This design comes from an exercise in tuning for small area, a short achievable clock period and few clock cycles on the open sky130 flow, not from production work. In this exercise RTL edits were held to simulation tests only and were not proved equivalent to the original.

==> flow/design.v <==
`timescale 1ns/10ps
module IOTDF( clk, rst, in_en, iot_in, fn_sel, busy, valid, iot_out);
input          clk;
input          rst;
input          in_en;
input  [7:0]   iot_in;
input  [2:0]   fn_sel;
output         busy;
output         valid;
output [127:0] iot_out;
reg [7:0] iot_data_r [0:15];
reg [7:0] iot_data_w [0:15];
reg [2:0] fn_sel_r;
reg [127:0] iot_out_w, iot_out_r;
reg valid_w, valid_r;
reg [4:0] state, n_state;
reg [6:0] dly_cnt_r, dly_cnt_w;
wire [63:0] plaintext_w, mainkey_w, perm_plaintext_w, ciphertext_w;
wire [31:0] plaintext_left_w, plaintext_right_w;
reg [55:0] cipherkey_r, cipherkey_w;
wire [55:0] cipherkey_tmp_w;
wire [27:0] cipherkey_left_w, cipherkey_right_w;
wire [27:0] cipherkey_left_clsh1_w, cipherkey_right_clsh1_w, cipherkey_left_clsh2_w, cipherkey_right_clsh2_w;
wire [27:0] cipherkey_left_crsh1_w, cipherkey_right_crsh1_w, cipherkey_left_crsh2_w, cipherkey_right_crsh2_w;
reg [47:0] key_r, key_w;
wire [47:0] key_tmp_w;
wire [47:0] expand_plaintext_w;
wire [5:0] S1_in_w, S2_in_w, S3_in_w, S4_in_w, S5_in_w, S6_in_w, S7_in_w, S8_in_w;
wire [3:0] S1_out_w, S2_out_w, S3_out_w, S4_out_w, S5_out_w, S6_out_w, S7_out_w, S8_out_w;
wire [31:0] S_out_w, F_in_w, F_out_w;
wire [31:0] F_XOR_L_w;
wire [127:0] iot_in_w, extand_iot_in_w;
wire extand_iot_msb_in_w;
wire [127:0] bin2gray_w;
reg [127:0] gray2bin_w;
reg [3:0] crc3_din_w, crc3_din_r;
reg [2:0] crc3_w, crc3_r;
wire dly_cnt_flag, iot_data_flag, key_flag, cipherkey_flag, iot_out_flag;
wire crc3_din_flag, crc3_flag, fn_sel_flag;
integer i, j;
assign valid = valid_r;
assign iot_out = iot_out_r;
assign busy = !(state == 0 || state == 13);
assign plaintext_w = {iot_data_r[7], iot_data_r[6], iot_data_r[5], iot_data_r[4], iot_data_r[3], iot_data_r[2], iot_data_r[1], iot_data_r[0]};
assign mainkey_w = {iot_data_r[15], iot_data_r[14], iot_data_r[13], iot_data_r[12], iot_data_r[11], iot_data_r[10], iot_data_r[9], iot_data_r[8]};
assign cipherkey_left_w = cipherkey_r[55:28];
assign cipherkey_right_w = cipherkey_r[27:0];
assign cipherkey_left_clsh1_w = {cipherkey_left_w[26:0], cipherkey_left_w[27]};
assign cipherkey_right_clsh1_w = {cipherkey_right_w[26:0], cipherkey_right_w[27]};
assign cipherkey_left_clsh2_w = {cipherkey_left_w[25:0], cipherkey_left_w[27:26]};
assign cipherkey_right_clsh2_w = {cipherkey_right_w[25:0], cipherkey_right_w[27:26]};
assign cipherkey_left_crsh1_w = {cipherkey_left_w[0], cipherkey_left_w[27:1]};
assign cipherkey_right_crsh1_w = {cipherkey_right_w[0], cipherkey_right_w[27:1]};
assign cipherkey_left_crsh2_w = {cipherkey_left_w[1:0], cipherkey_left_w[27:2]};
assign cipherkey_right_crsh2_w = {cipherkey_right_w[1:0], cipherkey_right_w[27:2]};
assign plaintext_left_w = plaintext_w[63:32];
assign plaintext_right_w = plaintext_w[31:0];
assign S8_in_w = key_r[5:0];
assign S7_in_w = key_r[11:6];
assign S6_in_w = key_r[17:12];
assign S5_in_w = key_r[23:18];
assign S4_in_w = key_r[29:24];
assign S3_in_w = key_r[35:30];
assign S2_in_w = key_r[41:36];
assign S1_in_w = key_r[47:42];
assign S_out_w = {S1_out_w, S2_out_w, S3_out_w, S4_out_w, S5_out_w, S6_out_w, S7_out_w, S8_out_w};
assign F_in_w = key_r[31:0];
assign F_XOR_L_w = key_r[31:0] ^ plaintext_left_w;
assign iot_in_w = {iot_data_r[15], iot_data_r[14], iot_data_r[13], iot_data_r[12], iot_data_r[11], iot_data_r[10], iot_data_r[9], iot_data_r[8], iot_data_r[7], iot_data_r[6], iot_data_r[5], iot_data_r[4], iot_data_r[3], iot_data_r[2], iot_data_r[1], iot_data_r[0]};
assign extand_iot_in_w = {extand_iot_msb_in_w, iot_in_w[127:1]};
assign extand_iot_msb_in_w = (iot_in_w[127]) ? !iot_in_w[127] : iot_in_w[127];
assign bin2gray_w = iot_in_w ^ extand_iot_in_w;
assign dly_cnt_flag = (state == 0 || state == 13 || state == 8 || state == 9 || state == 16 || state == 17 | state == 18);
assign iot_data_flag = (in_en || state == 3 || state == 8 || state == 9 || state == 10);
assign key_flag = (state == 4 || state == 12 || state == 5 || state == 6 || state == 7);
assign cipherkey_flag = (state == 3 || state == 4 || state == 12);
assign iot_out_flag = (state == 11 || state == 14 || state == 15 || state == 20);
assign crc3_din_flag = (state == 16 || state == 17 || state == 18);
assign crc3_flag = (state == 17 || state == 18 || state == 19);
assign fn_sel_flag = (state == 1);
PERM_LUT perm_lut_0(.din(plaintext_w), .dout(perm_plaintext_w));
INV_PERM_LUT inv_p_lut_0(.din(plaintext_w), .dout(ciphertext_w));
PC1_LUT pc1_lut_0(.din(mainkey_w), .dout(cipherkey_tmp_w));
PC2_LUT pc2_lut_0(.din(cipherkey_w), .dout(key_tmp_w));
EXPAND_LUT expand_lut_0(.din(plaintext_right_w), .dout(expand_plaintext_w));
S1_BOX S1_0(.din(S1_in_w), .dout(S1_out_w));
S2_BOX S2_0(.din(S2_in_w), .dout(S2_out_w));
S3_BOX S3_0(.din(S3_in_w), .dout(S3_out_w));
S4_BOX S4_0(.din(S4_in_w), .dout(S4_out_w));
S5_BOX S5_0(.din(S5_in_w), .dout(S5_out_w));
S6_BOX S6_0(.din(S6_in_w), .dout(S6_out_w));
S7_BOX S7_0(.din(S7_in_w), .dout(S7_out_w));
S8_BOX S8_0(.din(S8_in_w), .dout(S8_out_w));
P_LUT p_lut_0(.din(F_in_w),.dout(F_out_w));
always @(*) begin
    crc3_din_w = crc3_din_r;
    if(state == 16)begin
        crc3_din_w = iot_in_w[127:124];
    end
    else if(state == 17)begin
        crc3_din_w = {crc3_w, iot_in_w[dly_cnt_r]};
    end
    else if(state == 18)begin
        crc3_din_w = {crc3_w, 1'b0};
    end
end
always @(*) begin
    crc3_w = crc3_r;
    if(state == 17 || state == 18 || state == 19)begin
        crc3_w[2] = crc3_din_r[2];
        crc3_w[1] = crc3_din_r[1] ^ crc3_din_r[3];
        crc3_w[0] = crc3_din_r[0] ^ crc3_din_r[3];
    end
end
always @(*) begin
    for(j=0; j<128; j=j+1)begin
        gray2bin_w[j] = ^(iot_in_w >> j);
    end
end
always @(*) begin
    valid_w = 0;
    if(state == 11 || state == 14 || state == 15 || state == 20)begin
        valid_w = 1;
    end
end
always @(*) begin
    iot_out_w = iot_out_r;
    if(state == 11)begin
        iot_out_w = {mainkey_w, plaintext_w};
    end
    else if(state == 14)begin
        iot_out_w = bin2gray_w;
    end
    else if(state == 15)begin
        iot_out_w = gray2bin_w;
    end
    else if(state == 20)begin
        iot_out_w = {125'b0, crc3_r};
    end
end
always @(*) begin
    cipherkey_w = cipherkey_r;
    if(state == 3)begin
        cipherkey_w = cipherkey_tmp_w;
    end
    else if(state == 4)begin
        if(dly_cnt_r == 0 || dly_cnt_r == 1 || dly_cnt_r == 8 || dly_cnt_r == 15)begin
            cipherkey_w = {cipherkey_left_clsh1_w, cipherkey_right_clsh1_w};
        end
        else begin
            cipherkey_w = {cipherkey_left_clsh2_w, cipherkey_right_clsh2_w};
        end
    end
    else if(state == 12)begin
        if(dly_cnt_r == 1 || dly_cnt_r == 8 || dly_cnt_r == 15)begin
            cipherkey_w = {cipherkey_left_crsh1_w, cipherkey_right_crsh1_w};
        end
        else if(dly_cnt_r == 0)begin
            cipherkey_w = {cipherkey_left_w, cipherkey_right_w};
        end
        else begin
            cipherkey_w = {cipherkey_left_crsh2_w, cipherkey_right_crsh2_w};
        end
    end
end
always @(*) begin
    key_w = key_r;
    if(state == 4 || state == 12)begin
        key_w = key_tmp_w;
    end
    else if(state == 5)begin
        key_w = key_r ^ expand_plaintext_w;
    end
    else if(state == 6)begin
        key_w = {key_r[47:32], S_out_w};
    end
    else if(state == 7)begin
        key_w = {key_r[47:32], F_out_w};
    end
end
always @(*) begin
    case (state)
        0: begin
            n_state = (dly_cnt_r == 15) ? 1 : 0;
        end 
        1: begin     
            n_state = 2;
        end
        2: begin     
            case (fn_sel_r) 
                1: n_state = 3;
                2: n_state = 3;
                3: n_state = 16;
                4: n_state = 14;
                5: n_state = 15;
                default: n_state = 5'dx;
            endcase
        end
        3: begin     
            n_state = (fn_sel_r[1]) ? 12 : 4;
        end
        4: begin     
            n_state = 5;
        end
        5: begin     
            n_state = 6;
        end
        6: begin     
            n_state = 7;
        end
        7: begin     
            n_state = (dly_cnt_r == 15) ? 9 : 8;
        end
        8: begin     
            n_state = (fn_sel_r[1]) ? 12 : 4;
        end
        9: begin     
            n_state = 10;
        end
        10: begin    
            n_state = 11;
        end
        11: begin    
            n_state = 13;
        end
        12: begin    
            n_state = 5;
        end
        13: begin
            n_state = 0;
        end
        14: begin    
            n_state = 13;
        end
        15: begin    
            n_state = 13;
        end
        16: begin    
            n_state = 17;
        end
        17: begin
            n_state = (dly_cnt_r == 0) ? 18 : 17;
        end
        18: begin
            n_state = (dly_cnt_r == 2) ? 19 : 18;
        end
        19: begin
            n_state = 20;
        end
        20: begin    
            n_state = 13;
        end
	default: begin
	    n_state = 5'dx;
	end
    endcase
end
always @(*) begin
    dly_cnt_w = dly_cnt_r;
    if(state == 0 || state == 13)begin
        dly_cnt_w = (dly_cnt_r == 15) ? 0 : dly_cnt_r+1;
    end
    else if(state == 8 || state == 9)begin
        dly_cnt_w = (dly_cnt_r == 15) ? 0 : dly_cnt_r+1;
    end
    else if(state == 16)begin
        dly_cnt_w = 123;
    end
    else if(state == 17)begin
        dly_cnt_w = (dly_cnt_r == 0) ? dly_cnt_r : dly_cnt_r-1;
    end
    else if(state == 18)begin
        dly_cnt_w = (dly_cnt_r == 2) ? 0 : dly_cnt_r+1;
    end
end
always @(*) begin
    iot_data_w[0] = iot_data_r[0];
    iot_data_w[1] = iot_data_r[1];
    iot_data_w[2] = iot_data_r[2];
    iot_data_w[3] = iot_data_r[3];
    iot_data_w[4] = iot_data_r[4];
    iot_data_w[5] = iot_data_r[5];
    iot_data_w[6] = iot_data_r[6];
    iot_data_w[7] = iot_data_r[7];
    iot_data_w[8] = iot_data_r[8];
    iot_data_w[9] = iot_data_r[9];
    iot_data_w[10] = iot_data_r[10];
    iot_data_w[11] = iot_data_r[11];
    iot_data_w[12] = iot_data_r[12];
    iot_data_w[13] = iot_data_r[13];
    iot_data_w[14] = iot_data_r[14];
    iot_data_w[15] = iot_data_r[15];
    if(in_en)begin
        iot_data_w[0] = iot_in;
        iot_data_w[1] = iot_data_r[0];
        iot_data_w[2] = iot_data_r[1];
        iot_data_w[3] = iot_data_r[2];
        iot_data_w[4] = iot_data_r[3];
        iot_data_w[5] = iot_data_r[4];
        iot_data_w[6] = iot_data_r[5];
        iot_data_w[7] = iot_data_r[6];
        iot_data_w[8] = iot_data_r[7];
        iot_data_w[9] = iot_data_r[8];
        iot_data_w[10] = iot_data_r[9];
        iot_data_w[11] = iot_data_r[10];
        iot_data_w[12] = iot_data_r[11];
        iot_data_w[13] = iot_data_r[12];
        iot_data_w[14] = iot_data_r[13];
        iot_data_w[15] = iot_data_r[14];
    end
    else if(state == 3)begin
        iot_data_w[0] = perm_plaintext_w[7:0];
        iot_data_w[1] = perm_plaintext_w[15:8];
        iot_data_w[2] = perm_plaintext_w[23:16];
        iot_data_w[3] = perm_plaintext_w[31:24];
        iot_data_w[4] = perm_plaintext_w[39:32];
        iot_data_w[5] = perm_plaintext_w[47:40];
        iot_data_w[6] = perm_plaintext_w[55:48];
        iot_data_w[7] = perm_plaintext_w[63:56];
    end
    else if(state == 8)begin
        iot_data_w[0] = F_XOR_L_w[7:0];
        iot_data_w[1] = F_XOR_L_w[15:8];
        iot_data_w[2] = F_XOR_L_w[23:16];
        iot_data_w[3] = F_XOR_L_w[31:24];
        iot_data_w[4] = plaintext_right_w[7:0];
        iot_data_w[5] = plaintext_right_w[15:8];
        iot_data_w[6] = plaintext_right_w[23:16];
        iot_data_w[7] = plaintext_right_w[31:24];
    end
    else if(state == 9)begin
        iot_data_w[0] = plaintext_right_w[7:0];
        iot_data_w[1] = plaintext_right_w[15:8];
        iot_data_w[2] = plaintext_right_w[23:16];
        iot_data_w[3] = plaintext_right_w[31:24];
        iot_data_w[4] = F_XOR_L_w[7:0];
        iot_data_w[5] = F_XOR_L_w[15:8];
        iot_data_w[6] = F_XOR_L_w[23:16];
        iot_data_w[7] = F_XOR_L_w[31:24];
    end
    else if(state == 10)begin
        iot_data_w[0] = ciphertext_w[7:0];
        iot_data_w[1] = ciphertext_w[15:8];
        iot_data_w[2] = ciphertext_w[23:16];
        iot_data_w[3] = ciphertext_w[31:24];
        iot_data_w[4] = ciphertext_w[39:32];
        iot_data_w[5] = ciphertext_w[47:40];
        iot_data_w[6] = ciphertext_w[55:48];
        iot_data_w[7] = ciphertext_w[63:56];
    end
end
always @(posedge clk) begin
    if(fn_sel_flag)begin
        fn_sel_r <= fn_sel;
    end
end
always @(posedge clk or posedge rst) begin
    if(rst)begin
        state <= 0;
        valid_r <= 0;
    end
    else begin
        state <= n_state;
        valid_r <= valid_w;
    end
end
always @(posedge clk) begin
    if(crc3_din_flag)begin
        crc3_din_r <= crc3_din_w;
    end
end
always @(posedge clk) begin
    if(iot_data_flag)begin
        iot_data_r[0] <= iot_data_w[0];
        iot_data_r[1] <= iot_data_w[1];
        iot_data_r[2] <= iot_data_w[2];
        iot_data_r[3] <= iot_data_w[3];
        iot_data_r[4] <= iot_data_w[4];
        iot_data_r[5] <= iot_data_w[5];
        iot_data_r[6] <= iot_data_w[6];
        iot_data_r[7] <= iot_data_w[7];
        iot_data_r[8] <= iot_data_w[8];
        iot_data_r[9] <= iot_data_w[9];
        iot_data_r[10] <= iot_data_w[10];
        iot_data_r[11] <= iot_data_w[11];
        iot_data_r[12] <= iot_data_w[12];
        iot_data_r[13] <= iot_data_w[13];
        iot_data_r[14] <= iot_data_w[14];
        iot_data_r[15] <= iot_data_w[15];
    end
end
always @(posedge clk) begin
    if(cipherkey_flag)begin
        cipherkey_r <= cipherkey_w;
    end
end
always @(posedge clk) begin
    if(iot_out_flag)begin
        iot_out_r <= iot_out_w;
    end
end
always @(posedge clk or posedge rst) begin
    if(rst)begin
        dly_cnt_r <= 0;
    end
    else if(dly_cnt_flag)begin
        dly_cnt_r <= dly_cnt_w;
    end
end
always @(posedge clk or posedge rst) begin
    if(rst)begin
        key_r <= 0;
    end
    else if(key_flag)begin
        key_r <= key_w;
    end
end
always @(posedge clk or posedge rst) begin
    if(rst)begin
        crc3_r <= 0;
    end
    else if(crc3_flag)begin
        crc3_r <= crc3_w;
    end
end
endmodule
module EXPAND_LUT (
    input [31:0] din,
    output [47:0] dout
);
assign dout[47] = din[0];
assign dout[46] = din[31];
assign dout[45] = din[30];
assign dout[44] = din[29];
assign dout[43] = din[28];
assign dout[42] = din[27];
assign dout[41] = din[28];
assign dout[40] = din[27];
assign dout[39] = din[26];
assign dout[38] = din[25];
assign dout[37] = din[24];
assign dout[36] = din[23];
assign dout[35] = din[24];
assign dout[34] = din[23];
assign dout[33] = din[22];
assign dout[32] = din[21];
assign dout[31] = din[20];
assign dout[30] = din[19];
assign dout[29] = din[20];
assign dout[28] = din[19];
assign dout[27] = din[18];
assign dout[26] = din[17];
assign dout[25] = din[16];
assign dout[24] = din[15];
assign dout[23] = din[16];
assign dout[22] = din[15];
assign dout[21] = din[14];
assign dout[20] = din[13];
assign dout[19] = din[12];
assign dout[18] = din[11];
assign dout[17] = din[12];
assign dout[16] = din[11];
assign dout[15] = din[10];
assign dout[14] = din[9];
assign dout[13] = din[8];
assign dout[12] = din[7];
assign dout[11] = din[8];
assign dout[10] = din[7];
assign dout [9] = din[6];
assign dout [8] = din[5];
assign dout [7] = din[4];
assign dout [6] = din[3];
assign dout [5] = din[4];
assign dout [4] = din[3];
assign dout [3] = din[2];
assign dout [2] = din[1];
assign dout [1] = din[0];
assign dout [0] = din[31];
endmodule
module INV_PERM_LUT (
    input [63:0] din,
    output [63:0] dout
);
assign dout[63] = din[24];
assign dout[62] = din[56];
assign dout[61] = din[16];
assign dout[60] = din[48];
assign dout[59] = din[8];
assign dout[58] = din[40];
assign dout[57] = din[0];
assign dout[56] = din[32];
assign dout[55] = din[25];
assign dout[54] = din[57];
assign dout[53] = din[17];
assign dout[52] = din[49];
assign dout[51] = din[9];
assign dout[50] = din[41];
assign dout[49] = din[1];
assign dout[48] = din[33];
assign dout[47] = din[26];
assign dout[46] = din[58];
assign dout[45] = din[18];
assign dout[44] = din[50];
assign dout[43] = din[10];
assign dout[42] = din[42];
assign dout[41] = din[2];
assign dout[40] = din[34];
assign dout[39] = din[27];
assign dout[38] = din[59];
assign dout[37] = din[19];
assign dout[36] = din[51];
assign dout[35] = din[11];
assign dout[34] = din[43];
assign dout[33] = din[3];
assign dout[32] = din[35];
assign dout[31] = din[28];
assign dout[30] = din[60];
assign dout[29] = din[20];
assign dout[28] = din[52];
assign dout[27] = din[12];
assign dout[26] = din[44];
assign dout[25] = din[4];
assign dout[24] = din[36];
assign dout[23] = din[29];
assign dout[22] = din[61];
assign dout[21] = din[21];
assign dout[20] = din[53];
assign dout[19] = din[13];
assign dout[18] = din[45];
assign dout[17] = din[5];
assign dout[16] = din[37];
assign dout[15] = din[30];
assign dout[14] = din[62];
assign dout[13] = din[22];
assign dout[12] = din[54];
assign dout[11] = din[14];
assign dout[10] = din[46];
assign dout[9] = din[6];
assign dout[8] = din[38];
assign dout[7] = din[31];
assign dout[6] = din[63];
assign dout[5] = din[23];
assign dout[4] = din[55];
assign dout[3] = din[15];
assign dout[2] = din[47];
assign dout[1] = din[7];
assign dout[0] = din[39];
endmodule
module P_LUT (
    input [31:0] din,
    output [31:0] dout
);
assign dout[31] = din[16];
assign dout[30] = din[25];
assign dout[29] = din[12];
assign dout[28] = din[11];
assign dout[27] = din[3];
assign dout[26] = din[20];
assign dout[25] = din[4];
assign dout[24] = din[15];
assign dout[23] = din[31];
assign dout[22] = din[17];
assign dout[21] = din[9];
assign dout[20] = din[6];
assign dout[19] = din[27];
assign dout[18] = din[14];
assign dout[17] = din[1];
assign dout[16] = din[22];
assign dout[15] = din[30];
assign dout[14] = din[24];
assign dout[13] = din[8];
assign dout[12] = din[18];
assign dout[11] = din[0];
assign dout[10] = din[5];
assign dout [9] = din[29];
assign dout [8] = din[23];
assign dout [7] = din[13];
assign dout [6] = din[19];
assign dout [5] = din[2];
assign dout [4] = din[26];
assign dout [3] = din[10];
assign dout [2] = din[21];
assign dout [1] = din[28];
assign dout [0] = din[7];
endmodule
module PC1_LUT (
    input [63:0] din,
    output [55:0] dout
);
assign dout[55] = din[7];
assign dout[54] = din[15];
assign dout[53] = din[23];
assign dout[52] = din[31];
assign dout[51] = din[39];
assign dout[50] = din[47];
assign dout[49] = din[55];
assign dout[48] = din[63];
assign dout[47] = din[6];
assign dout[46] = din[14];
assign dout[45] = din[22];
assign dout[44] = din[30];
assign dout[43] = din[38];
assign dout[42] = din[46];
assign dout[41] = din[54];
assign dout[40] = din[62];
assign dout[39] = din[5];
assign dout[38] = din[13];
assign dout[37] = din[21];
assign dout[36] = din[29];
assign dout[35] = din[37];
assign dout[34] = din[45];
assign dout[33] = din[53];
assign dout[32] = din[61];
assign dout[31] = din[4];
assign dout[30] = din[12];
assign dout[29] = din[20];
assign dout[28] = din[28];
assign dout[27] = din[1];
assign dout[26] = din[9];
assign dout[25] = din[17];
assign dout[24] = din[25];
assign dout[23] = din[33];
assign dout[22] = din[41];
assign dout[21] = din[49];
assign dout[20] = din[57];
assign dout[19] = din[2];
assign dout[18] = din[10];
assign dout[17] = din[18];
assign dout[16] = din[26];
assign dout[15] = din[34];
assign dout[14] = din[42];
assign dout[13] = din[50];
assign dout[12] = din[58];
assign dout[11] = din[3];
assign dout[10] = din[11];
assign dout [9] = din[19];
assign dout [8] = din[27];
assign dout [7] = din[35];
assign dout [6] = din[43];
assign dout [5] = din[51];
assign dout [4] = din[59];
assign dout [3] = din[36];
assign dout [2] = din[44];
assign dout [1] = din[52];
assign dout [0] = din[60];
endmodule
module PC2_LUT (
    input [55:0] din,
    output [47:0] dout
);
assign dout[47] = din[42];
assign dout[46] = din[39];
assign dout[45] = din[45];
assign dout[44] = din[32];
assign dout[43] = din[55];
assign dout[42] = din[51];
assign dout[41] = din[53];
assign dout[40] = din[28];
assign dout[39] = din[41];
assign dout[38] = din[50];
assign dout[37] = din[35];
assign dout[36] = din[46];
assign dout[35] = din[33];
assign dout[34] = din[37];
assign dout[33] = din[44];
assign dout[32] = din[52];
assign dout[31] = din[30];
assign dout[30] = din[48];
assign dout[29] = din[40];
assign dout[28] = din[49];
assign dout[27] = din[29];
assign dout[26] = din[36];
assign dout[25] = din[43];
assign dout[24] = din[54];
assign dout[23] = din[15];
assign dout[22] = din[4];
assign dout[21] = din[25];
assign dout[20] = din[19];
assign dout[19] = din[9];
assign dout[18] = din[1];
assign dout[17] = din[26];
assign dout[16] = din[16];
assign dout[15] = din[5];
assign dout[14] = din[11];
assign dout[13] = din[23];
assign dout[12] = din[8];
assign dout[11] = din[12];
assign dout[10] = din[7];
assign dout [9] = din[17];
assign dout [8] = din[0];
assign dout [7] = din[22];
assign dout [6] = din[3];
assign dout [5] = din[10];
assign dout [4] = din[14];
assign dout [3] = din[6];
assign dout [2] = din[20];
assign dout [1] = din[27];
assign dout [0] = din[24];
endmodule
module PERM_LUT (
    input [63:0] din,
    output [63:0] dout
);
assign dout[63] = din[6];
assign dout[62] = din[14];
assign dout[61] = din[22];
assign dout[60] = din[30];
assign dout[59] = din[38];
assign dout[58] = din[46];
assign dout[57] = din[54];
assign dout[56] = din[62];
assign dout[55] = din[4];
assign dout[54] = din[12];
assign dout[53] = din[20];
assign dout[52] = din[28];
assign dout[51] = din[36];
assign dout[50] = din[44];
assign dout[49] = din[52];
assign dout[48] = din[60];
assign dout[47] = din[2];
assign dout[46] = din[10];
assign dout[45] = din[18];
assign dout[44] = din[26];
assign dout[43] = din[34];
assign dout[42] = din[42];
assign dout[41] = din[50];
assign dout[40] = din[58];
assign dout[39] = din[0];
assign dout[38] = din[8];
assign dout[37] = din[16];
assign dout[36] = din[24];
assign dout[35] = din[32];
assign dout[34] = din[40];
assign dout[33] = din[48];
assign dout[32] = din[56];
assign dout[31] = din[7];
assign dout[30] = din[15];
assign dout[29] = din[23];
assign dout[28] = din[31];
assign dout[27] = din[39];
assign dout[26] = din[47];
assign dout[25] = din[55];
assign dout[24] = din[63];
assign dout[23] = din[5];
assign dout[22] = din[13];
assign dout[21] = din[21];
assign dout[20] = din[29];
assign dout[19] = din[37];
assign dout[18] = din[45];
assign dout[17] = din[53];
assign dout[16] = din[61];
assign dout[15] = din[3];
assign dout[14] = din[11];
assign dout[13] = din[19];
assign dout[12] = din[27];
assign dout[11] = din[35];
assign dout[10] = din[43];
assign dout[9] = din[51];
assign dout[8] = din[59];
assign dout[7] = din[1];
assign dout[6] = din[9];
assign dout[5] = din[17];
assign dout[4] = din[25];
assign dout[3] = din[33];
assign dout[2] = din[41];
assign dout[1] = din[49];
assign dout[0] = din[57];
endmodule
module S1_BOX (
    input [5:0] din,
    output [3:0] dout
);
wire [1:0] row_sel;
wire [3:0] col_sel;
reg [3:0] data;
assign row_sel = {din[5], din[0]};
assign col_sel = din[4:1];
assign dout = data;
always @(*) begin
    case (row_sel)
        0: begin
            case (col_sel)
                0: data = 14; 
                1: data = 4;                
                2: data = 13;                
                3: data = 1;
                4: data = 2; 
                5: data = 15;                
                6: data = 11;                
                7: data = 8;
                8: data = 3; 
                9: data = 10;                
                10: data = 6;            
                11: data = 12;
                12: data = 5;
                13: data = 9;               
                14: data = 0;               
                15: data = 7;   
            endcase
        end
        1: begin
            case (col_sel)
                0: data = 0; 
                1: data = 15;                
                2: data = 7;                
                3: data = 4;
                4: data = 14; 
                5: data = 2;                
                6: data = 13;                
                7: data = 1;
                8: data = 10; 
                9: data = 6;                
                10: data = 12;               
                11: data = 11;
                12: data = 9;
                13: data = 5;            
                14: data = 3;             
                15: data = 8; 
            endcase
        end
        2: begin
            case (col_sel)
                0: data = 4; 
                1: data = 1;                
                2: data = 14;                
                3: data = 8;
                4: data = 13; 
                5: data = 6;                
                6: data = 2;                
                7: data = 11;
                8: data = 15; 
                9: data = 12;                
                10: data = 9;               
                11: data = 7;
                12: data = 3;
                13: data = 10;            
                14: data = 5;             
                15: data = 0;  
            endcase
        end
        3: begin
            case (col_sel)
                0: data = 15; 
                1: data = 12;                
                2: data = 8;                
                3: data = 2;
                4: data = 4; 
                5: data = 9;                
                6: data = 1;                
                7: data = 7;
                8: data = 5; 
                9: data = 11;                
                10: data = 3;               
                11: data = 14;
                12: data = 10;
                13: data = 0;            
                14: data = 6;             
                15: data = 13;  
            endcase
        end
    endcase
end
endmodule
module S2_BOX (
    input [5:0] din,
    output [3:0] dout
);
wire [1:0] row_sel;
wire [3:0] col_sel;
reg [3:0] data;
assign row_sel = {din[5], din[0]};
assign col_sel = din[4:1];
assign dout = data;
always @(*) begin
    case (row_sel)
        0: begin
            case (col_sel)
                0: data = 15; 
                1: data = 1;                
                2: data = 8;                
                3: data = 14;
                4: data = 6; 
                5: data = 11;                
                6: data = 3;                
                7: data = 4;
                8: data = 9; 
                9: data = 7;                
                10: data = 2;            
                11: data = 13;
                12: data = 12;
                13: data = 0;               
                14: data = 5;               
                15: data = 10;   
            endcase
        end
        1: begin
            case (col_sel)
                0: data = 3; 
                1: data = 13;                
                2: data = 4;                
                3: data = 7;
                4: data = 15; 
                5: data = 2;                
                6: data = 8;                
                7: data = 14;
                8: data = 12; 
                9: data = 0;                
                10: data = 1;               
                11: data = 10;
                12: data = 6;
                13: data = 9;            
                14: data = 11;             
                15: data = 5; 
            endcase
        end
        2: begin
            case (col_sel)
                0: data = 0; 
                1: data = 14;                
                2: data = 7;                
                3: data = 11;
                4: data = 10; 
                5: data = 4;                
                6: data = 13;                
                7: data = 1;
                8: data = 5; 
                9: data = 8;                
                10: data = 12;               
                11: data = 6;
                12: data = 9;
                13: data = 3;            
                14: data = 2;             
                15: data = 15;  
            endcase
        end
        3: begin
            case (col_sel)
                0: data = 13; 
                1: data = 8;                
                2: data = 10;                
                3: data = 1;
                4: data = 3; 
                5: data = 15;                
                6: data = 4;                
                7: data = 2;
                8: data = 11; 
                9: data = 6;                
                10: data = 7;               
                11: data = 12;
                12: data = 0;
                13: data = 5;            
                14: data = 14;             
                15: data = 9;  
            endcase
        end
    endcase
end
endmodule
module S3_BOX (
    input [5:0] din,
    output [3:0] dout
);
wire [1:0] row_sel;
wire [3:0] col_sel;
reg [3:0] data;
assign row_sel = {din[5], din[0]};
assign col_sel = din[4:1];
assign dout = data;
always @(*) begin
    case (row_sel)
        0: begin
            case (col_sel)
                0: data = 10; 
                1: data = 0;                
                2: data = 9;                
                3: data = 14;
                4: data = 6; 
                5: data = 3;                
                6: data = 15;                
                7: data = 5;
                8: data = 1; 
                9: data = 13;                
                10: data =12 ;            
                11: data =7 ;
                12: data =11 ;
                13: data =4 ;               
                14: data =2 ;               
                15: data =8 ;   
            endcase
        end
        1: begin
            case (col_sel)
                0: data = 13; 
                1: data = 7;                
                2: data = 0;                
                3: data = 9;
                4: data = 3; 
                5: data = 4;                
                6: data = 6;                
                7: data = 10;
                8: data = 2; 
                9: data = 8;                
                10: data =5 ;               
                11: data =14 ;
                12: data =12 ;
                13: data =11 ;            
                14: data =15 ;             
                15: data =1 ; 
            endcase
        end
        2: begin
            case (col_sel)
                0: data = 13; 
                1: data = 6;                
                2: data = 4;                
                3: data = 9;
                4: data = 8; 
                5: data = 15;                
                6: data = 3;                
                7: data = 0;
                8: data = 11; 
                9: data = 1;                
                10: data =2 ;               
                11: data =12 ;
                12: data =5 ;
                13: data =10 ;            
                14: data =14 ;             
                15: data =7 ;  
            endcase
        end
        3: begin
            case (col_sel)
                0: data = 1; 
                1: data = 10;                
                2: data = 13;                
                3: data = 0;
                4: data = 6; 
                5: data = 9;                
                6: data = 8;                
                7: data = 7;
                8: data = 4; 
                9: data = 15;                
                10: data =14 ;               
                11: data =3 ;
                12: data =11 ;
                13: data =5 ;            
                14: data =2 ;             
                15: data =12 ;  
            endcase
        end
    endcase
end
endmodule
module S4_BOX (
    input [5:0] din,
    output [3:0] dout
);
wire [1:0] row_sel;
wire [3:0] col_sel;
reg [3:0] data;
assign row_sel = {din[5], din[0]};
assign col_sel = din[4:1];
assign dout = data;
always @(*) begin
    case (row_sel)
        0: begin
            case (col_sel)
                0: data = 7; 
                1: data = 13;                
                2: data = 14;                
                3: data = 3;
                4: data = 0; 
                5: data = 6;                
                6: data = 9;                
                7: data = 10;
                8: data = 1; 
                9: data = 2;                
                10: data =8 ;            
                11: data =5 ;
                12: data =11 ;
                13: data =12 ;               
                14: data =4 ;               
                15: data =15 ;   
            endcase
        end
        1: begin
            case (col_sel)
                0: data = 13; 
                1: data = 8;                
                2: data = 11;                
                3: data = 5;
                4: data = 6; 
                5: data = 15;                
                6: data = 0;                
                7: data = 3;
                8: data = 4; 
                9: data = 7;                
                10: data =2 ;               
                11: data =12 ;
                12: data =1 ;
                13: data =10 ;            
                14: data =14 ;             
                15: data =9 ; 
            endcase
        end
        2: begin
            case (col_sel)
                0: data = 10; 
                1: data = 6;                
                2: data = 9;                
                3: data = 0;
                4: data = 12; 
                5: data = 11;                
                6: data = 7;                
                7: data = 13;
                8: data = 15; 
                9: data = 1;                
                10: data =3 ;               
                11: data =14 ;
                12: data =5 ;
                13: data =2 ;            
                14: data =8 ;             
                15: data =4 ;  
            endcase
        end
        3: begin
            case (col_sel)
                0: data = 3; 
                1: data = 15;                
                2: data = 0;                
                3: data = 6;
                4: data = 10; 
                5: data = 1;                
                6: data = 13;                
                7: data = 8;
                8: data = 9; 
                9: data = 4;                
                10: data =5 ;               
                11: data =11 ;
                12: data =12 ;
                13: data =7 ;            
                14: data =2 ;             
                15: data =14 ;  
            endcase
        end
    endcase
end
endmodule
module S5_BOX (
    input [5:0] din,
    output [3:0] dout
);
wire [1:0] row_sel;
wire [3:0] col_sel;
reg [3:0] data;
assign row_sel = {din[5], din[0]};
assign col_sel = din[4:1];
assign dout = data;
always @(*) begin
    case (row_sel)
        0: begin
            case (col_sel)
                0: data = 2; 
                1: data = 12;                
                2: data = 4;                
                3: data = 1;
                4: data = 7; 
                5: data = 10;                
                6: data = 11;                
                7: data = 6;
                8: data = 8; 
                9: data = 5;                
                10: data =3 ;            
                11: data =15 ;
                12: data =13 ;
                13: data =0 ;               
                14: data =14 ;               
                15: data =9 ;   
            endcase
        end
        1: begin
            case (col_sel)
                0: data = 14; 
                1: data = 11;                
                2: data = 2;                
                3: data = 12;
                4: data = 4; 
                5: data = 7;                
                6: data = 13;                
                7: data = 1;
                8: data = 5; 
                9: data = 0;                
                10: data =15 ;               
                11: data =10 ;
                12: data =3 ;
                13: data =9 ;            
                14: data =8 ;             
                15: data =6 ; 
            endcase
        end
        2: begin
            case (col_sel)
                0: data = 4; 
                1: data = 2;                
                2: data = 1;                
                3: data = 11;
                4: data = 10; 
                5: data = 13;                
                6: data = 7;                
                7: data = 8;
                8: data = 15; 
                9: data = 9;                
                10: data =12 ;               
                11: data =5 ;
                12: data =6 ;
                13: data =3 ;            
                14: data =0 ;             
                15: data =14 ;  
            endcase
        end
        3: begin
            case (col_sel)
                0: data = 11; 
                1: data = 8;                
                2: data = 12;                
                3: data = 7;
                4: data = 1; 
                5: data = 14;                
                6: data = 2;                
                7: data = 13;
                8: data = 6; 
                9: data = 15;                
                10: data =0 ;               
                11: data =9 ;
                12: data =10 ;
                13: data =4 ;            
                14: data =5 ;             
                15: data =3 ;  
            endcase
        end
    endcase
end
endmodule
module S6_BOX (
    input [5:0] din,
    output [3:0] dout
);
wire [1:0] row_sel;
wire [3:0] col_sel;
reg [3:0] data;
assign row_sel = {din[5], din[0]};
assign col_sel = din[4:1];
assign dout = data;
always @(*) begin
    case (row_sel)
        0: begin
            case (col_sel)
                0: data = 12; 
                1: data = 1;                
                2: data = 10;                
                3: data = 15;
                4: data = 9; 
                5: data = 2;                
                6: data = 6;                
                7: data = 8;
                8: data = 0; 
                9: data = 13;                
                10: data =3 ;            
                11: data =4 ;
                12: data =14 ;
                13: data =7 ;               
                14: data =5 ;               
                15: data =11 ;   
            endcase
        end
        1: begin
            case (col_sel)
                0: data = 10; 
                1: data = 15;                
                2: data = 4;                
                3: data = 2;
                4: data = 7; 
                5: data = 12;                
                6: data = 9;                
                7: data = 5;
                8: data = 6; 
                9: data = 1;                
                10: data =13 ;               
                11: data =14 ;
                12: data =0 ;
                13: data =11 ;            
                14: data =3 ;             
                15: data =8 ; 
            endcase
        end
        2: begin
            case (col_sel)
                0: data = 9; 
                1: data = 14;                
                2: data = 15;                
                3: data = 5;
                4: data = 2; 
                5: data = 8;                
                6: data = 12;                
                7: data = 3;
                8: data = 7; 
                9: data = 0;                
                10: data =4 ;               
                11: data =10 ;
                12: data =1 ;
                13: data =13 ;            
                14: data =11 ;             
                15: data =6 ;  
            endcase
        end
        3: begin
            case (col_sel)
                0: data = 4; 
                1: data = 3;                
                2: data = 2;                
                3: data = 12;
                4: data = 9; 
                5: data = 5;                
                6: data = 15;                
                7: data = 10;
                8: data = 11; 
                9: data = 14;                
                10: data =1 ;               
                11: data =7 ;
                12: data =6 ;
                13: data =0 ;            
                14: data =8 ;             
                15: data =13 ;  
            endcase
        end
    endcase
end
endmodule
module S7_BOX (
    input [5:0] din,
    output [3:0] dout
);
wire [1:0] row_sel;
wire [3:0] col_sel;
reg [3:0] data;
assign row_sel = {din[5], din[0]};
assign col_sel = din[4:1];
assign dout = data;
always @(*) begin
    case (row_sel)
        0: begin
            case (col_sel)
                0: data = 4; 
                1: data = 11;                
                2: data = 2;                
                3: data = 14;
                4: data = 15; 
                5: data = 0;                
                6: data = 8;                
                7: data = 13;
                8: data = 3; 
                9: data = 12;                
                10: data =9 ;            
                11: data =7 ;
                12: data =5 ;
                13: data =10 ;               
                14: data =6 ;               
                15: data =1 ;   
            endcase
        end
        1: begin
            case (col_sel)
                0: data = 13; 
                1: data = 0;                
                2: data = 11;                
                3: data = 7;
                4: data = 4; 
                5: data = 9;                
                6: data = 1;                
                7: data = 10;
                8: data = 14; 
                9: data = 3;                
                10: data =5 ;               
                11: data =12 ;
                12: data =2 ;
                13: data =15 ;            
                14: data =8 ;             
                15: data =6 ; 
            endcase
        end
        2: begin
            case (col_sel)
                0: data = 1; 
                1: data = 4;                
                2: data = 11;                
                3: data = 13;
                4: data = 12; 
                5: data = 3;                
                6: data = 7;                
                7: data = 14;
                8: data = 10; 
                9: data = 15;                
                10: data =6 ;               
                11: data =8 ;
                12: data =0 ;
                13: data =5 ;            
                14: data =9 ;             
                15: data =2 ;  
            endcase
        end
        3: begin
            case (col_sel)
                0: data = 6; 
                1: data = 11;                
                2: data = 13;                
                3: data = 8;
                4: data = 1; 
                5: data = 4;                
                6: data = 10;                
                7: data = 7;
                8: data = 9; 
                9: data = 5;                
                10: data =0 ;               
                11: data =15 ;
                12: data =14 ;
                13: data =2 ;            
                14: data =3 ;             
                15: data =12 ;  
            endcase
        end
    endcase
end
endmodule
module S8_BOX (
    input [5:0] din,
    output [3:0] dout
);
wire [1:0] row_sel;
wire [3:0] col_sel;
reg [3:0] data;
assign row_sel = {din[5], din[0]};
assign col_sel = din[4:1];
assign dout = data;
always @(*) begin
    case (row_sel)
        0: begin
            case (col_sel)
                0: data = 13; 
                1: data = 2;                
                2: data = 8;                
                3: data = 4;
                4: data = 6; 
                5: data = 15;                
                6: data = 11;                
                7: data = 1;
                8: data = 10; 
                9: data = 9;                
                10: data =3 ;            
                11: data =14 ;
                12: data =5 ;
                13: data =0 ;               
                14: data =12 ;               
                15: data =7 ;   
            endcase
        end
        1: begin
            case (col_sel)
                0: data = 1; 
                1: data = 15;                
                2: data = 13;                
                3: data = 8;
                4: data = 10; 
                5: data = 3;                
                6: data = 7;                
                7: data = 4;
                8: data = 12; 
                9: data = 5;                
                10: data =6 ;               
                11: data =11 ;
                12: data =0 ;
                13: data =14 ;            
                14: data =9 ;             
                15: data =2 ; 
            endcase
        end
        2: begin
            case (col_sel)
                0: data = 7; 
                1: data = 11;                
                2: data = 4;                
                3: data = 1;
                4: data = 9; 
                5: data = 12;                
                6: data = 14;                
                7: data = 2;
                8: data = 0; 
                9: data = 6;                
                10: data =10 ;               
                11: data =13 ;
                12: data =15 ;
                13: data =3 ;            
                14: data =5 ;             
                15: data =8 ;  
            endcase
        end
        3: begin
            case (col_sel)
                0: data = 2; 
                1: data = 1;                
                2: data = 14;                
                3: data = 7;
                4: data = 4; 
                5: data = 10;                
                6: data = 8;                
                7: data = 13;
                8: data = 15; 
                9: data = 12;                
                10: data =9 ;               
                11: data =0 ;
                12: data =3 ;
                13: data =5 ;            
                14: data =6 ;             
                15: data =11 ;  
            endcase
        end
    endcase
end
endmodule
==> flow/run.sh <==
#!/bin/bash
# synth_recipe.tcl (not shown) runs the flow's synth.tcl, then flattens the netlist and writes it again
# the make line also repeats each setting of config.mk as NAME=value (left out here)
make -C /OpenROAD-flow-scripts/flow DESIGN_CONFIG=/design/flow/config.mk WORK_HOME=/design/flow/orfs CLKGATE_MAP_FILE= SYNTH_SCRIPT=/design/flow/synth_recipe.tcl finish
==> flow/config.mk <==
export PLATFORM = sky130hd
export DESIGN_NAME = IOTDF
export DESIGN_NICKNAME = IOTDF
export VERILOG_FILES = /design/flow/design.v
export SDC_FILE = /design/flow/constraint.sdc
export NUM_CORES = 4
export LEC_CHECK = 0
export CAP_MARGIN = 20
export CORE_MARGIN = 2
export CORE_UTILIZATION = 40
export SLEW_MARGIN = 20
==> flow/constraint.sdc <==
create_clock -name core_clock -period 6.0 [get_ports {clk}]
set_input_delay 1.2000 -clock core_clock [delete_from_list [all_inputs] [get_ports {clk}]]
set_output_delay 1.2000 -clock core_clock [all_outputs]
set_load 0.01 [all_outputs]
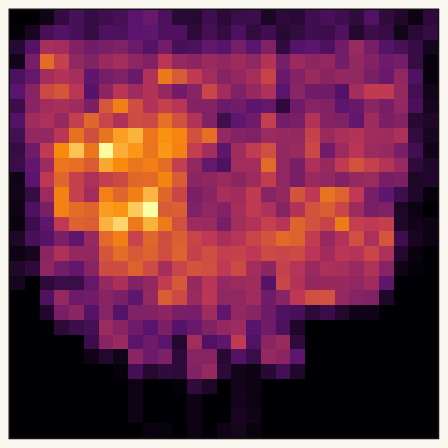
*Wiring heat map*
Scale: 1.5 px per µm. The die is cut into 29 by 29 equal tiles; black is low, pale yellow is high, scaled to the fullest tile. Values are wire area over tile area, all layers added.
tiles over half the peak: 19%
fullest tile: 0.83
mean over tiles: 0.24
GRT Overall Usage: 27.5%
via count: 28500

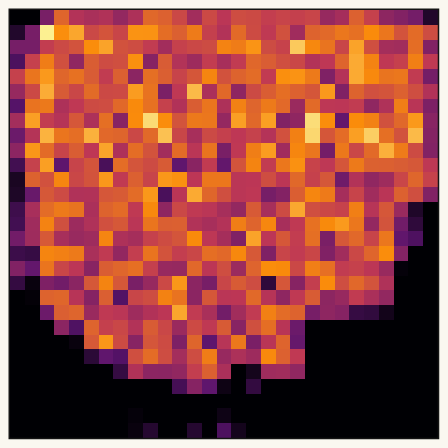
*Placement density heat map*
Scale: 1.5 px per µm. The die is cut into 29 by 29 equal tiles; black is low, pale yellow is high, 0 to 100% covered.
fullest tile: 97%
emptiest ninth of the die: bottom right
mean over tiles: 42%
nearly empty tiles: 22%
total core area: 78600 µm²
initial core utilization: 40.2%
Final Util: 44.9%

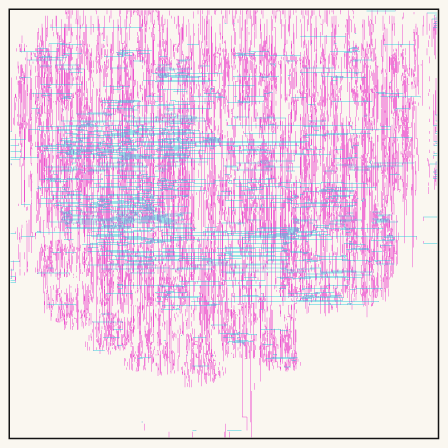
*Routed metal, one color a layer*
Scale: 1.5 px per µm. Two of the layers only.
[M3] cyan | wire length: 11300 µm
[M2] magenta | wire length: 51.6 mm
Routed WL: 116 mm
Routed WL per cell: 25.5 µm

layout make-up:
cell class | instances | area [µm²]
Antenna cell | 2 | 5.00
Clock buffer | 49 | 1120
Clock inverter | 31 | 397
Fill cell | 7557 | 43400
Inverter | 87 | 327
Multi-Input combinational cell | 2707 | 18800
Sequential cell | 383 | 11200
Tap cell | 1050 | 1310
Timing Repair Buffer | 233 | 2120
final timing paths:
check / startpoint / to / slack (ps) / cells past startpoint
worst max-delay path: iot_data_r[5][7] / iot_out_r[24] / 1490 / 9
worst min-delay path: crc3_din_r[2] / crc3_r[2] / 500 / 1
worst max register to register: iot_data_r[5][7] / iot_out_r[24] / 1490 / 9
worst min register to register: crc3_din_r[2] / crc3_r[2] / 500 / 1
max in group asynchronous: rst / key_r[5] / 3980 / 3
min in group asynchronous: rst / key_r[43] / 1030 / 2
metal layers:
layer | GRT usage, % | share of wire (%) | up-vias
met4 | 10.9 | 4.5 | 0
met3 | 5.54 | 9.8 | 256
met5 | 0 | 0 | -
li1 | - | - | 12900
met2 | 41.7 | 45 | 1584
met1 | 38.3 | 41 | 13800
layout by cell type, fill, tap and decap left out, types with 31 or more instances in the layout:
| cell | n |
|---|---|
| a211oi_1 | 93 |
| a21oi_1 | 270 |
| a221o_1 | 41 |
| a221oi_1 | 32 |
| a22oi_1 | 95 |
| a31oi_1 | 35 |
| buf_4 | 89 |
| clkbuf_16 | 44 |
| clkdlybuf4s50_1 | 142 |
| dfrtp_1 | 62 |
| edfxtp_1 | 319 |
| ha_1 | 70 |
| inv_1 | 82 |
| mux2i_1 | 51 |
| mux4_2 | 42 |
| nand2_1 | 427 |
| nand2b_1 | 31 |
| nand3_1 | 67 |
| nor2_1 | 218 |
| nor2b_1 | 31 |
| nor3_1 | 40 |
| o211ai_1 | 36 |
| o21ai_0 | 393 |
| o221ai_1 | 42 |
| o22ai_1 | 59 |
| xnor2_1 | 208 |
| xnor3_1 | 39 |
| xor2_1 | 108 |
kinds of logic after synthesis:
kind of cell	synth area share (%)
compound gates	25.3
xor+xnor	13.8
fa+ha+maj	2.77
buf+inv	5.64
flops	35.3
mux	5.03
simple gates	12.0
==> results.yml <==
clock_network:
  post_cts_buffers: 0
  insertion_delay_ps: 600
  cts_buffers: 43
  cts_hold_buf: 0
  clockBufferDepth: 3
  cts-resized-gates: 0
  clock-root-buffer: "clkbuf_16"
global_routing:
  grt-ovfl-total: 0
  antenna_found_initial: 4
  grt_pass1_wl_mm: 171
worst_setup_path:
  cp-start-kind: "register"
  cp.arrival_ps: 4860
  crit_required_ps: 6350
  end_kind: "register"
  slowest_stage: "xor3_1"
placed_design:
  placed_cell_area_um2: 33700
  dp_hpwl_mm: 80.2
final_layout:
  fin_nets: 3539
  layout.cells.non_filler: 4542
  syn_to_final_growth_pct: 11.5
synth:
  synth_seq_cells: 383
  yosysWarnings: 11
  synth_nets: 3641
  synthTopCellsByCount: "nand2_1, o21ai_0, clkbuf_1"
  synth.area.top_cells: "edfxtp_1, o21ai_0, xnor2_1"
  synth_most_common_cell: "nand2_1"
  synthFlopType: "edfxtp_1"
  avgSynthCellArea_um2: 8.89
  async_flop_share_pct: 16.7
  synth.top_cell.area_share_pct: 30.3
timing:
  fin_crit_sh_pct: 75.2
  slew_violations: 0
  setup_viol: 0
  skew_ps: 19.7
  fmax_mhz: 222
  timing.slew.headroom_pct: 28.9
  layout_setup_ws_ps: 1490
  finalHoldViolCount: 0
drt:
  drtPass1Iterations: 8
  viasPerCell: 6.28
die:
  die_w_um: 285
  rows: 103
run_status:
  status: "timing/DRC/antenna clean"
run:
  drv_cap: 0
hold_path:
  hp-class: "reg2reg"
Testbench counts, summed over its fixed seeds: cycles 41,454.

re-timing with driven ports:
In the flow no input, the clock included, has a driving cell. The finished layout below was timed again as built, in two steps. Step 1: set_driving_cell puts a clkbuf_16 on clk and a buf_2 on each other input, an assumption about the parent block. Step 2 moves the port delays by t, midway between the first and last clock arrival at a register: inputs arrive t later, outputs are due t later. That takes back most of the time a late clock gives input paths. a / b / c = no drivers / after step 1 / after step 2; a / b = the first two.
t (ns): 0.660
setup slack, ns: 1.490 / 1.490 / 1.490
worst setup path after step 2: register to register
worst register clock-pin slew, ns: 0.07 / 0.07
worst data-port slew with drivers (ns): 0.04
After both steps setup and hold are still met in this run. The setup slack of this run moves by 0.000 ns with the drivers and by 0.000 ns with both steps.
